Context: an optimization exercise on an open-source flow, tuned for small area, a short achievable clock period and few clock cycles. The choices shown serve that exercise and are no tape-out recipe.
Only simulation tests tie the RTL to the original design; equivalence was not proved.
Some runs may be left out. An edit can pass the tests and still lose a function that they never use.

## config.mk

```make
export PLATFORM = sky130hd
export DESIGN_NAME = Encoder
export DESIGN_NICKNAME = Encoder
export VERILOG_FILES = /design/flow/design.v
export SDC_FILE = /design/flow/constraint.sdc
export NUM_CORES = 4
export LEC_CHECK = 0
export CAP_MARGIN = 20
export CORE_MARGIN = 2
export CORE_UTILIZATION = 40
export SLEW_MARGIN = 20
```

## constraint.sdc

```tcl
create_clock -name core_clock -period 10.0 [get_ports {clk}]
set_input_delay 2.0000 -clock core_clock [delete_from_list [all_inputs] [get_ports {clk}]]
set_output_delay 2.0000 -clock core_clock [all_outputs]
set_load 0.01 [all_outputs]
```

## design.v

```verilog
module Encoder (clk, rst, in, start, ready, putInput, outReady, out);
    input clk, rst, start;
    input [24:0] in;
    output ready, putInput, outReady;
    output [24:0] out;
    function integer bpos(input integer x, input integer y);
        bpos = 24 - (((x + 2) % 5) + 5 * ((y + 2) % 5));
    endfunction
    function integer rotv(input integer x, input integer y);
        case (x * 5 + y)
            0: rotv = 0;   1: rotv = 36;  2: rotv = 3;   3: rotv = 41;  4: rotv = 18;
            5: rotv = 1;   6: rotv = 44;  7: rotv = 10;  8: rotv = 45;  9: rotv = 2;
            10: rotv = 62; 11: rotv = 6;  12: rotv = 43; 13: rotv = 15; 14: rotv = 61;
            15: rotv = 28; 16: rotv = 55; 17: rotv = 25; 18: rotv = 21; 19: rotv = 56;
            20: rotv = 27; 21: rotv = 20; 22: rotv = 39; 23: rotv = 8;  default: rotv = 14;
        endcase
    endfunction
    reg [63:0] rcValues [0:23];
    initial $readmemh("rc.hex", rcValues);
    reg        comp;      
    reg [4:0]  rnd;       
    reg        piPend;    
    reg [6:0]  lc;        
    reg        readyR, putInputR, outReadyR;
    wire lastRnd  = comp & (rnd == 5'd23);
    wire accept   = start & readyR;
    wire pendN    = piPend | accept;
    wire putNow   = piPend & (~comp | lastRnd);
    wire loadDone = (lc == 7'd1);
    wire compN    = loadDone | (comp & ~lastRnd);
    wire [4:0] rndN = comp ? rnd + 5'd1 : 5'd0;
    wire [6:0] lcN  = putNow ? 7'd64 : (lc != 7'd0) ? lc - 7'd1 : 7'd0;
    wire pendNN   = pendN & ~putNow;
    always @(posedge clk or posedge rst) begin
        if (rst) begin
            comp <= 1'b0;
            rnd <= 5'd0;
            piPend <= 1'b0;
            lc <= 7'd0;
            readyR <= 1'b0;
            putInputR <= 1'b0;
            outReadyR <= 1'b0;
        end else begin
            comp <= compN;
            rnd <= loadDone ? 5'd0 : rndN;
            piPend <= pendNN;
            lc <= lcN;
            readyR <= ~pendNN & (lcN == 7'd0);
            putInputR <= pendNN & (~compN | (rndN == 5'd23)) & ~loadDone;
            outReadyR <= comp & (rnd == 5'd22);
        end
    end
    assign ready = readyR;
    assign putInput = putInputR;
    assign outReady = outReadyR;
    reg  [1599:0] st;
    wire [319:0]  par;    
    wire [319:0]  dd;     
    wire [1599:0] th;     
    wire [1599:0] pp;     
    wire [1599:0] nx;     
    wire [63:0]   rcw = rcValues[rnd];
    genvar i, x, y;
    generate
        for (i = 0; i < 64; i = i + 1) begin : g_sl
            for (x = 0; x < 5; x = x + 1) begin : g_par
                assign par[i*5 + x] = st[i*25 + bpos(x, 0)] ^ st[i*25 + bpos(x, 1)] ^
                                      st[i*25 + bpos(x, 2)] ^ st[i*25 + bpos(x, 3)] ^
                                      st[i*25 + bpos(x, 4)];
                assign dd[i*5 + x] = par[i*5 + (x + 4) % 5] ^ par[((i + 63) % 64)*5 + (x + 1) % 5];
                for (y = 0; y < 5; y = y + 1) begin : g_th
                    assign th[i*25 + bpos(x, y)] = st[i*25 + bpos(x, y)] ^ dd[i*5 + x];
                    assign pp[i*25 + bpos(y, (2*x + 3*y) % 5)] =
                        th[((i + 64 - rotv(x, y)) % 64)*25 + bpos(x, y)];
                end
            end
            for (x = 0; x < 5; x = x + 1) begin : g_chi
                for (y = 0; y < 5; y = y + 1) begin : g_chy
                    if (x == 0 && y == 0) begin : g_iota
                        assign nx[i*25 + bpos(x, y)] = pp[i*25 + bpos(x, y)] ^
                            (~pp[i*25 + bpos((x + 1) % 5, y)] & pp[i*25 + bpos((x + 2) % 5, y)]) ^
                            rcw[63 - i];
                    end else begin : g_plain
                        assign nx[i*25 + bpos(x, y)] = pp[i*25 + bpos(x, y)] ^
                            (~pp[i*25 + bpos((x + 1) % 5, y)] & pp[i*25 + bpos((x + 2) % 5, y)]);
                    end
                end
            end
        end
    endgenerate
    always @(posedge clk) begin
        if (comp)
            st <= nx;
        else
            st <= {in, st[1599:25]};
    end
    assign out = st[24:0];
endmodule
```

## rc.hex

```
0000000000000001
0000000000008082
800000000000808A
8000000080008000
000000000000808B
0000000080000001
8000000080008081
8000000000008009
000000000000008A
0000000000000088
0000000080008009
000000008000000A
000000008000808B
800000000000008B
8000000000008089
8000000000008003
8000000000008002
8000000000000080
000000000000800A
800000008000000A
8000000080008081
8000000000008080
0000000080000001
8000000080008008
```

## run.sh

```bash
#!/bin/bash
# synth_recipe.tcl (not shown) runs the flow's synth.tcl, then flattens the netlist and writes it again
# the make line also repeats each setting of config.mk as NAME=value (left out here)
make -C /OpenROAD-flow-scripts/flow DESIGN_CONFIG=/design/flow/config.mk WORK_HOME=/design/flow/orfs CLKGATE_MAP_FILE= SYNTH_SCRIPT=/design/flow/synth_recipe.tcl finish
```

==> results by group, run 1 <==
Critical path
  – Critical Path Fanout Max: 3
  – Critical path endpoint category: primary output
  – Worst-path cell chain: clkdlybuf4s50_1
  – CP top delay family: flip-flops
  – Critical Path AT: 2.40 ns
  – Worst stage delay on the critical path: 0.76 ns
  – Flop2flop setup slack: 5.72 ns

Detailed routing
  – Highest routed layer: met5
  – Initial DRT Pass Iterations: 9
  – Wire length on met1: 255.6 mm

STA
  – RSZ-0062 raised after global routing: no
  – Final hold vios: 0
  – Period utilisation layout: 0.4399
  – Clock skew: 0.05842 ns
  – Setup TNS: 0 ns

Logic synthesis
  – Area of the mapped netlist: 125900 µm²
  – Largest family of logic cells by synthesized area: XOR/XNOR gates
  – Post-synthesis mux area share: 0.001391
  – Synthesized area per cell: 11.38 µm²
  – Post-synth top cells: 1918 x xnor3_1, 1855 x xnor2_1, 1683 x nor2_1
  – Post-synthesis sequential area ratio: 0.2578
  – Synth Net Count: 11.10k
  – Most numerous cell in the Yosys netlist: xnor3_1
  – Area share of the largest cell type after synthesis: 0.3431
  – Area leader, netlist: xnor3_1

Clock tree
  – Clk Latency, worst-skew pair: 0.99 ns
  – TritonCTS clock tree: done

Hold path
  – Worst Hold End: st[705]
  – Worst hold stages: 2

Global route
  – Initial antenna violation count: 75
  – Largest net degree at the start of global routing: 207
  – GR Util met1: 0.5282
  – Grt ovf: 0
  – Vias in the first global route: 86.40k
  – Global-route wire length before repair: 935.0 mm

Run
  – Max Cap Viol: 0

Finish
  – Final Instance Count excl. Fillers: 15.42k

Floorplan
  – DIE AREA: 319300 µm²
  – Die width: 565.0 µm
  – Die Ht: 565.0 µm

Outcome
  – Outcome: complete, no violations
Testbench counts for the RTL of run 1, summed over its fixed seeds: cycles 1,980.
run 1: area by class of cell:
class	instances	area (µm²)
antenna	72	180.2
clock buffer	310	6315
clock inverter	67	933.4
fill	29100	173900
inverter	8	30.03
multi-input combinational	9050	91950
sequential	1617	32460
tap	4140	5180
timing repair buffer	155	1421
run 1: placed cells by master, fill, tap and decap left out, types with 55 or more instances in the layout:
cell type and n:
nor2b_1 79, diode_2 72, xor2_1 79, xnor2_4 200, a21oi_1 1599, xnor3_1 1911, xnor2_2 127, buf_4 89
nor2_1 1683, xnor2_1 1848, clkbuf_8 62, dfxtp_1 1600, nand2b_1 1378, clkdlybuf4s50_1 55, nand2_1 82, clkbuf_16 213
run 1: flip-flops by register name, summed over array words and instances, names as in the netlist:
| register | count |
|---|---|
| readyR | 1 |
| putInputR | 1 |
| rnd | 5 |
| lc | 7 |
| st | 1600 |
| piPend | 1 |
| outReadyR | 1 |
| comp | 1 |
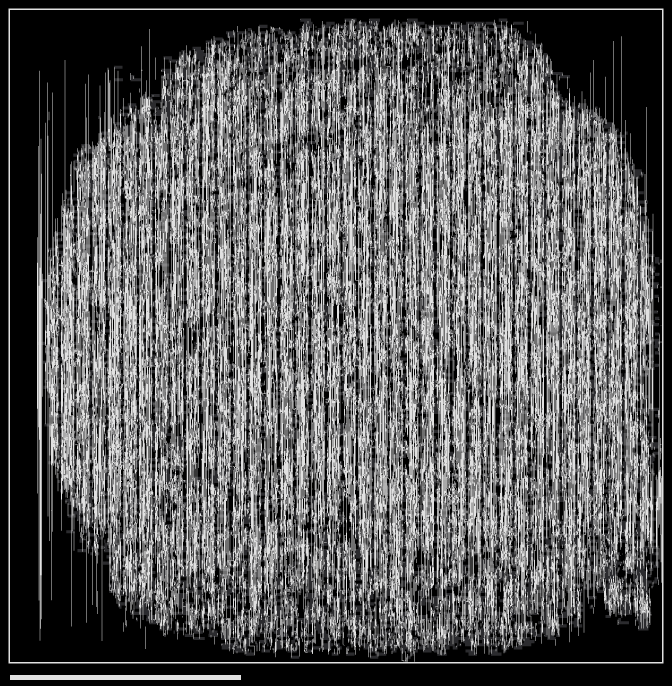
*Signal wires on met2, run 1*
The bar under the picture is 200 µm long.
longest straight run: 386 µm
share of all routed wire: 38%
nets with wire on the layer: 9433
main direction: vertical
wire length on this layer: 286 mm

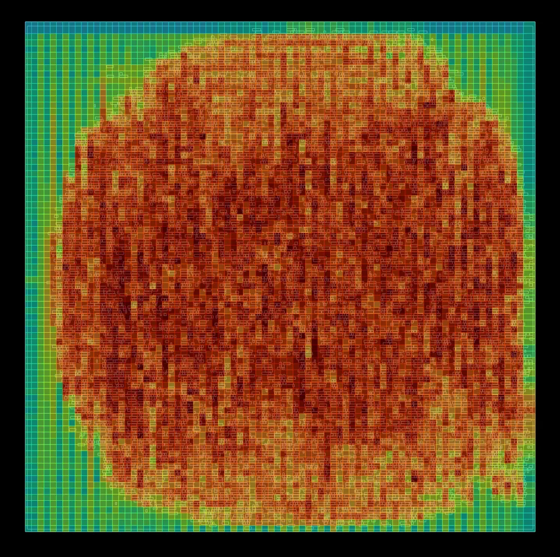
*Routing congestion, run 1*
GRT met2 Usage: 0.6118
Core Util, Final: 0.4432

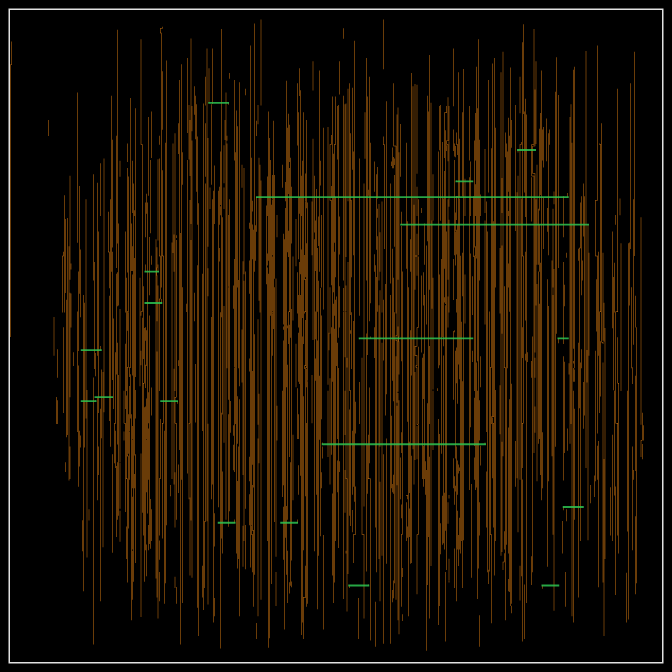
*Signal wires by layer, run 1*
Only two layers are drawn.
| color | layer | wire length |
|---|---|---|
| green | met5 | 879 µm |
| orange | met4 | 89.4 mm |

==> run 2: too many edits to list; what changed since run 1 <==
design.v: 98 -> 5504 lines; modules unchanged: 0
  KeccakRound: new, 5447 lines
  Encoder: edited, 98 -> 57 lines
==> module Encoder as of run 2 <==
module Encoder (clk, rst, in, start, ready, putInput, outReady, out);
    input clk, rst, start;
    input [24:0] in;
    output ready, putInput, outReady;
    output [24:0] out;
    reg [63:0] rcValues [0:23];
    initial $readmemh("rc.hex", rcValues);
    reg        comp;      
    reg [4:0]  rnd;       
    reg        piPend;    
    reg [6:0]  lc;        
    reg        readyR, putInputR, outReadyR;
    wire lastRnd  = comp & (rnd == 5'd23);
    wire accept   = start & readyR;
    wire pendN    = piPend | accept;
    wire putNow   = piPend & (~comp | lastRnd);
    wire loadDone = (lc == 7'd1);
    wire compN    = loadDone | (comp & ~lastRnd);
    wire [4:0] rndN = comp ? rnd + 5'd1 : 5'd0;
    wire [6:0] lcN  = putNow ? 7'd64 : (lc != 7'd0) ? lc - 7'd1 : 7'd0;
    wire pendNN   = pendN & ~putNow;
    always @(posedge clk or posedge rst) begin
        if (rst) begin
            comp <= 1'b0;
            rnd <= 5'd0;
            piPend <= 1'b0;
            lc <= 7'd0;
            readyR <= 1'b0;
            putInputR <= 1'b0;
            outReadyR <= 1'b0;
        end else begin
            comp <= compN;
            rnd <= loadDone ? 5'd0 : rndN;
            piPend <= pendNN;
            lc <= lcN;
            readyR <= ~pendNN & (lcN == 7'd0);
            putInputR <= pendNN & (~compN | (rndN == 5'd23)) & ~loadDone;
            outReadyR <= comp & (rnd == 5'd22);
        end
    end
    assign ready = readyR;
    assign putInput = putInputR;
    assign outReady = outReadyR;
    reg  [1599:0] st;
    wire [1599:0] nx;     
    wire [63:0]   rcw = rcValues[rnd];
    KeccakRound round(.st(st), .rcw(rcw), .nx(nx));
    reg [24:0] outR;
    always @(posedge clk) begin
        if (comp)
            st <= nx;
        else
            st <= {in, st[1599:25]};
        outR <= lastRnd ? nx[24:0] : st[49:25];
    end
    assign out = outR;
endmodule
==> flow/run.sh (new file) <==
#!/bin/bash
set -euo pipefail
W=$(pwd)
F=$W/flow
EXTRA=()
if [[ -f $F/extra.txt ]]; then mapfile -t EXTRA < "$F/extra.txt"; fi

sed "s#^  log_cmd abc {\*}\$abc_args#  techmap -map $F/cells_map.v#" \
  "$FLOW_HOME/scripts/synth.tcl" > "$W/synth_mod.tcl"
grep -q "cells_map.v" "$W/synth_mod.tcl"
sed "s#source \$::env(SCRIPTS_DIR)/synth.tcl#source $W/synth_mod.tcl#" \
  "$W/synth_recipe.tcl" > "$W/my_synth.tcl"
grep -q "synth_mod.tcl" "$W/my_synth.tcl"
echo "exec python3 $F/fix.py \$::env(RESULTS_DIR)/1_2_yosys.v" >> "$W/my_synth.tcl"
sed "s#SYNTH_SCRIPT=[^ ]*#SYNTH_SCRIPT=$W/my_synth.tcl#" "$W/standard.sh" > "$W/my_standard.sh"
grep -q "my_synth.tcl" "$W/my_standard.sh"

bash "$W/my_standard.sh" "${EXTRA[@]}" synth > "$W/synth.log" 2>&1
bash "$W/my_standard.sh" "${EXTRA[@]}" finish > "$W/layout.log" 2>&1
test -s "$W/out/final.def"
==> flow/cells_map.v (new file) <==
module \$_XOR_ (A, B, Y); input A, B; output Y; sky130_fd_sc_hd__xor2_1 _TECHMAP_REPLACE_ (.A(A), .B(B), .X(Y)); endmodule
module \$_XNOR_ (A, B, Y); input A, B; output Y; sky130_fd_sc_hd__xnor2_1 _TECHMAP_REPLACE_ (.A(A), .B(B), .Y(Y)); endmodule
module \$_MUX_ (A, B, S, Y); input A, B, S; output Y; sky130_fd_sc_hd__mux2_1 _TECHMAP_REPLACE_ (.A0(A), .A1(B), .S(S), .X(Y)); endmodule
module \$_ANDNOT_ (A, B, Y); input A, B; output Y; sky130_fd_sc_hd__nor2b_1 _TECHMAP_REPLACE_ (.A(B), .B_N(A), .Y(Y)); endmodule
module \$_ORNOT_ (A, B, Y); input A, B; output Y; sky130_fd_sc_hd__nand2b_1 _TECHMAP_REPLACE_ (.A_N(A), .B(B), .Y(Y)); endmodule
module \$_NAND_ (A, B, Y); input A, B; output Y; sky130_fd_sc_hd__nand2_1 _TECHMAP_REPLACE_ (.A(A), .B(B), .Y(Y)); endmodule
module \$_NOR_ (A, B, Y); input A, B; output Y; sky130_fd_sc_hd__nor2_1 _TECHMAP_REPLACE_ (.A(A), .B(B), .Y(Y)); endmodule
module \$_NOT_ (A, Y); input A; output Y; sky130_fd_sc_hd__inv_1 _TECHMAP_REPLACE_ (.A(A), .Y(Y)); endmodule
module \$_AND_ (A, B, Y); input A, B; output Y; sky130_fd_sc_hd__and2_1 _TECHMAP_REPLACE_ (.A(A), .B(B), .X(Y)); endmodule
module \$_OR_ (A, B, Y); input A, B; output Y; sky130_fd_sc_hd__or2_1 _TECHMAP_REPLACE_ (.A(A), .B(B), .X(Y)); endmodule
module \$_AOI3_ (A, B, C, Y); input A, B, C; output Y; sky130_fd_sc_hd__a21oi_1 _TECHMAP_REPLACE_ (.A1(A), .A2(B), .B1(C), .Y(Y)); endmodule
module \$_OAI3_ (A, B, C, Y); input A, B, C; output Y; sky130_fd_sc_hd__o21ai_0 _TECHMAP_REPLACE_ (.A1(A), .A2(B), .B1(C), .Y(Y)); endmodule
==> flow/extra.txt (new file) <==
SETUP_SLACK_MARGIN=6.5
BUFFER_PORTS_ARGS=-buffer_cell sky130_fd_sc_hd__buf_4
==> flow/fix.py (new file) <==
#!/usr/bin/env python3
"""Rewrites a mapped sky130hd netlist in place: a mux2_1 whose A1 input is the only
use of an xor2/xnor2 output becomes nor2_1 + a21oi_1, with the XOR's polarity
flipped:  S ? A1 : A0  ==  ~((S & ~A1) | ~(S | A0)).
Usage: fix.py NETLIST"""
import re
import sys
from collections import Counter

path = sys.argv[1]
text = open(path).read()
inst_re = re.compile(r"  (sky130_fd_sc_hd__\w+) (\S+) \((.*?)\n  \);\n", re.S)
pin_re = re.compile(r"\.(\w+)\(([^()]*?)\)")


def norm(n):
    return n.strip()


def emit(n):
    return n + " " if n.startswith("\\") else n


uses = Counter()
insts = []
for m in inst_re.finditer(text):
    pins = {p: norm(n) for p, n in pin_re.findall(m.group(3))}
    insts.append((m.start(), m.end(), m.group(1), m.group(2), pins))
    for p, n in pins.items():
        if p not in ("X", "Y", "Q", "Q_N", "COUT", "SUM", "HI", "LO"):
            uses[n] += 1
# nets read by assign statements or ports count as extra uses
for a in re.finditer(r"assign (.*?) = (.*?);", text):
    for n in re.findall(r"\\\S+ |[\w$]+(?:\[\d+\])?", a.group(2)):
        uses[norm(n)] += 1
outports = set()
for decl in re.finditer(r"output (?:\[(\d+):(\d+)\] )?(\S+);", text):
    outports.add(decl.group(3))

drv = {}
for k, (s, e, typ, name, pins) in enumerate(insts):
    for p in ("X", "Y"):
        if p in pins:
            drv[pins[p]] = k

new = {}
extra_wires = []
cnt = 0
for k, (s, e, typ, name, pins) in enumerate(insts):
    if typ != "sky130_fd_sc_hd__mux2_1":
        continue
    a1 = pins["A1"]
    d = drv.get(a1)
    if d is None or uses[a1] != 1 or a1.split("[")[0].strip("\\ ") in outports:
        continue
    dt = insts[d][2]
    if dt not in ("sky130_fd_sc_hd__xor2_1", "sky130_fd_sc_hd__xnor2_1") or d in new:
        continue
    dp = insts[d][4]
    if dt == "sky130_fd_sc_hd__xor2_1":
        new[d] = f"  sky130_fd_sc_hd__xnor2_1 {insts[d][3]} (\n    .A({emit(dp['A'])}),\n    .B({emit(dp['B'])}),\n    .Y({emit(dp['X'])})\n  );\n"
    else:
        new[d] = f"  sky130_fd_sc_hd__xor2_1 {insts[d][3]} (\n    .A({emit(dp['A'])}),\n    .B({emit(dp['B'])}),\n    .X({emit(dp['Y'])})\n  );\n"
    t = f"_mxn{cnt}_"
    extra_wires.append(t)
    new[k] = (f"  sky130_fd_sc_hd__nor2_1 _mxa{cnt}_ (\n    .A({emit(pins['S'])}),\n    .B({emit(pins['A0'])}),\n    .Y({t})\n  );\n"
              f"  sky130_fd_sc_hd__a21oi_1 {name} (\n    .A1({emit(pins['S'])}),\n    .A2({emit(a1)}),\n    .B1({t}),\n    .Y({emit(pins['X'])})\n  );\n")
    cnt += 1

out = []
pos = 0
for k, (s, e, typ, name, pins) in enumerate(insts):
    if k in new:
        out.append(text[pos:s])
        out.append(new[k])
        pos = e
out.append(text[pos:])
res = "".join(out)
# declare the new wires right after the module header
i = res.index(");\n", res.index("module ")) + 3
res = res[:i] + "".join(f"  wire {w};\n" for w in extra_wires) + res[i:]
open(path, "w").write(res)
print(f"fix.py: {cnt} muxes rewritten")
==> standard.sh (new file) <==
#!/bin/bash
# synth_recipe.tcl (not shown) runs the flow's synth.tcl, then flattens the netlist and writes it again
# the make line also repeats each setting of config.mk as NAME=value (left out here)
make -C /OpenROAD-flow-scripts/flow DESIGN_CONFIG=/design/flow/config.mk WORK_HOME=/design/flow/orfs CLKGATE_MAP_FILE= SYNTH_SCRIPT=/design/flow/synth_recipe.tcl "${@:-finish}"
removed: run.sh
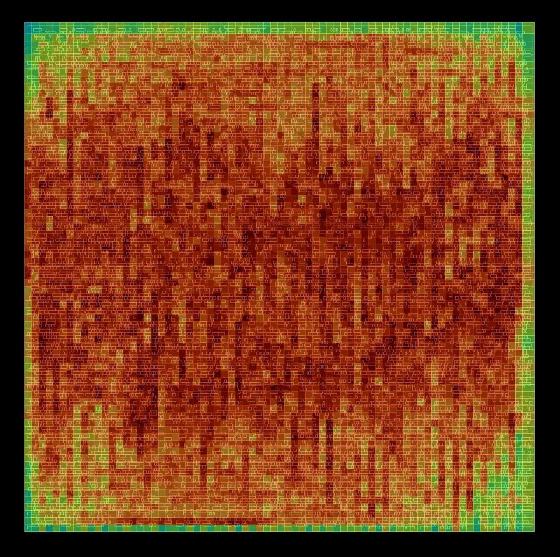
*Routing congestion, run 2*
met3 global-route usage: 0.2620
GR Util met1: 0.6548

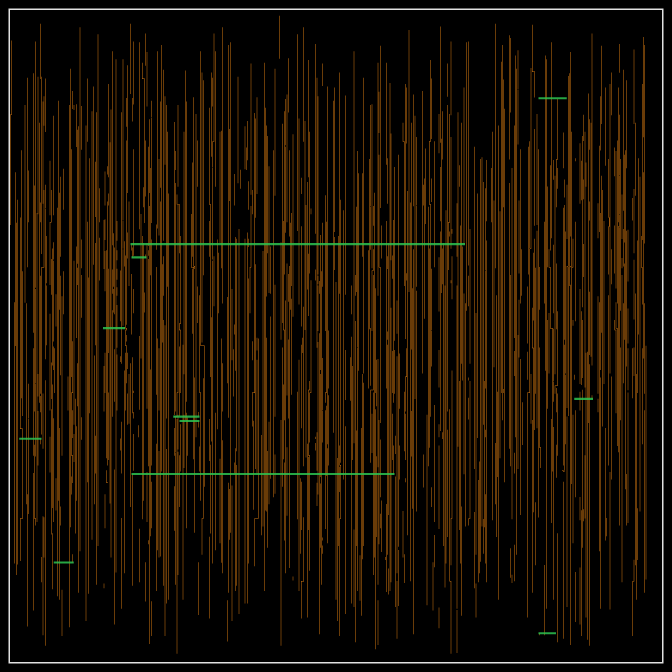
*Signal wires by layer, run 2*
Only two layers are drawn.
| color | layer | wire length |
|---|---|---|
| orange | met4 | 83.3 mm |
| green | met5 | 589 µm |
routed wire length: 708.8 mm
WL/cell: 45.71 µm
GR Util All Layers: 0.5487
via count: 89.96k

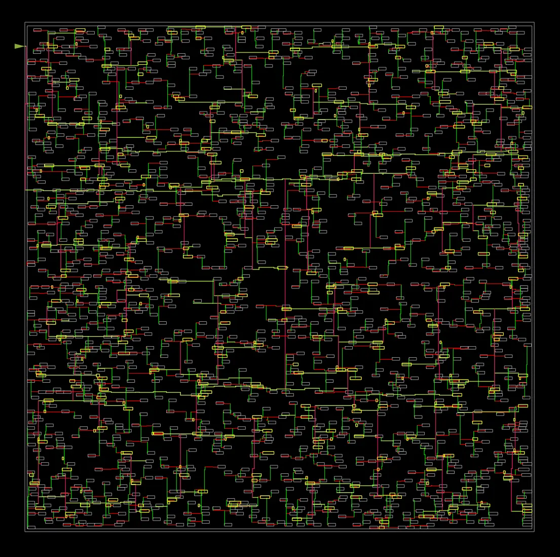
*Clock wiring as the flow saved it, run 2*
Clk Latency, worst-skew pair: 0.91 ns
clock skew: 0.03698 ns
total clock sinks: 1642
Num CTS Buffers: 200

==> run 2 against run 1 <==
  * Count of clock-buffer cells in the layout increased by 2
  * Final cell count grew 0.56%
  * First-iteration DRC count is 7.4% lower
  * Critical path type is now flip-flop to flip-flop
  * Cell area fell by 10%
  * Routed wire length down 5.3%
  * Sequential share of layout area up 3.1 points
==> results by group, run 2 <==
Outcome
  – Outcome: complete, no violations (unchanged)

Finish
  – Most frequent cells in the layout: 2549 x xnor2_1, 1900 x nor2_1, 1623 x dfxtp_1 (was 1911 x xnor3_1, 1848 x xnor2_1, 1683 x nor2_1)
  – Finished Cell Area: 124300 µm² (was 138500 µm²)
  – Core Util, Final: 0.5054 (was 0.4432)
  – FF+latch area: 32960 µm² (was 32460 µm²)
  – Final Instance Count excl. Fillers: 15.51k (was 15.42k)
  – Largest regs: st (1600), outR (25), lc (7) (was st (1600), lc (7), rnd (5))
  – Multi-input gate area: 76220 µm² (was 91950 µm²)
  – Fillers: 23.86k (was 29.10k)
  – Max FFs per register: 1600 (unchanged)
  – Commonest non-fill, non-tap cell in the layout: xnor2_1 (was xnor3_1)
  – Biggest register: st (unchanged)

Critical path
  – Worst-path cell chain: xnor2_1, xor2_1, xor2_1, xor2_2, xor2_4, xor2_2, nor2_1, xnor2_2, a21oi_1 (was clkdlybuf4s50_1)
  – Flop2flop setup slack: 6.20 ns (was 5.72 ns)
  – Critical path endpoint category: flip-flop (was primary output)
  – Critical Path Fanout Max: 5 (was 3)
  – Worst r2r src: st[585] (was st[1596])
  – Critical Path AT: 4.49 ns (was 2.40 ns)
  – Worst stage delay on the critical path: 0.54 ns (was 0.76 ns)

Floorplan
  – Die width: 501.3 µm (was 565.0 µm)
  – Row Count: 182 (was 205)
  – DIE AREA: 251300 µm² (was 319300 µm²)
  – Die Ht: 501.3 µm (was 565.0 µm)
  – # IOs: 56 (unchanged)
  – Initial core utilization: 0.4023 (was 0.4030)

Global route
  – Grt ovf: 0 (unchanged)
  – Initial antenna violation count: 61 (was 75)
  – GRT met2 Usage: 0.7109 (was 0.6118)
  – GRT Max-Usage Layer: met2 (unchanged)
  – Largest net degree at the start of global routing: 207 (unchanged)
  – Vias in the first global route: 81.54k (was 86.40k)
  – Global-route wire length before repair: 879.5 mm (was 935.0 mm)

Detailed routing
  – DRC viols: 0 (unchanged)
  – Initial DRT Pass Iterations: 8 (was 9)

STA
  – Max-slew violations: 0 (unchanged)
  – Setup TNS: 0 ns (unchanged)
  – Final worst slack: 6.196 ns (was 5.601 ns)
  – Period utilisation layout: 0.3804 (was 0.4399)
  – Final hold vios: 0 (unchanged)
  – RSZ-0062 raised after global routing: yes (was no)

Hold path
  – Worst hold stages: 1 (was 2)
  – Worst Hold End: st[20] (was st[705])

Run
  – Max Cap Viol: 0 (unchanged)

Logic synthesis
  – Synth Net Count: 11.44k (was 11.10k)
  – Synthesized area per cell: 8.676 µm² (was 11.38 µm²)
  – Area of the mapped netlist: 98940 µm² (was 125900 µm²)

Clock tree
  – TritonCTS clock tree: done (unchanged)
Testbench counts for the RTL of run 2, summed over its fixed seeds: cycles 1,980.
## run 2: critical path: cells and delay by family, from the launching register on
family	cells	cell delay (ns)
AOI/OAI and AO/OA	1	0.31
and+or+nand+nor	1	0.16
DFF	1	0.51
xor gates and xnor gates	7	2.58
## run 2: how the worst max path moves through the flow
stage	depth (start not counted)	slack, ns	to
after global routing	9	6.29	st[1477]
after CTS	10	6.23	st[395]
after detailed placement	9	5.68	st[395]
final	9	6.20	st[395]
after floorplan	2	-12.51	outR[0]
after global placement	10	5.61	st[385]
## run 2: final cells by class
class,count,share of cell area
flip-flops and latches,1642,0.2652
clock inverters,61,0.007440
repair buffers,465,0.03158
inverters,21,0.0006342
diodes,44,0.0008859
clock buffers,312,0.04860
multi-input cells,9741,0.6132
well taps,3220,0.03242
## run 2: routing by layer
layer,share of wire,wire [µm],up-vias
met1,0.36,257100,44610
met5,0.00083,588,-
met2,0.37,260700,6272
met3,0.15,107200,1776
li1,-,-,37280
met4,0.12,83290,22

-- re-timing with driven ports --
No port has a modelled driver above. Below, the same layouts with a new extraction and two added sets of constraints. Step 1: set_driving_cell puts a clkbuf_16 on clk and a buf_2 on each other input, an assumption about the parent block. Step 2 moves the port delays by t, midway between the first and last clock arrival at a register: inputs arrive t later, outputs are due t later. That takes back most of the time a late clock gives input paths. Slacks: ideal / step 1 / step 2; pairs: ideal / step 1.
run | t, ns | setup WS [ns] | worst slew at a driven data input, ns
run 1 | 1.071 | 5.601 / 5.490 / 5.717 | 0.08
run 2 | 0.998 | 6.196 / 6.196 / 6.196 | 0.05
After both steps setup and hold are still met in every run listed.
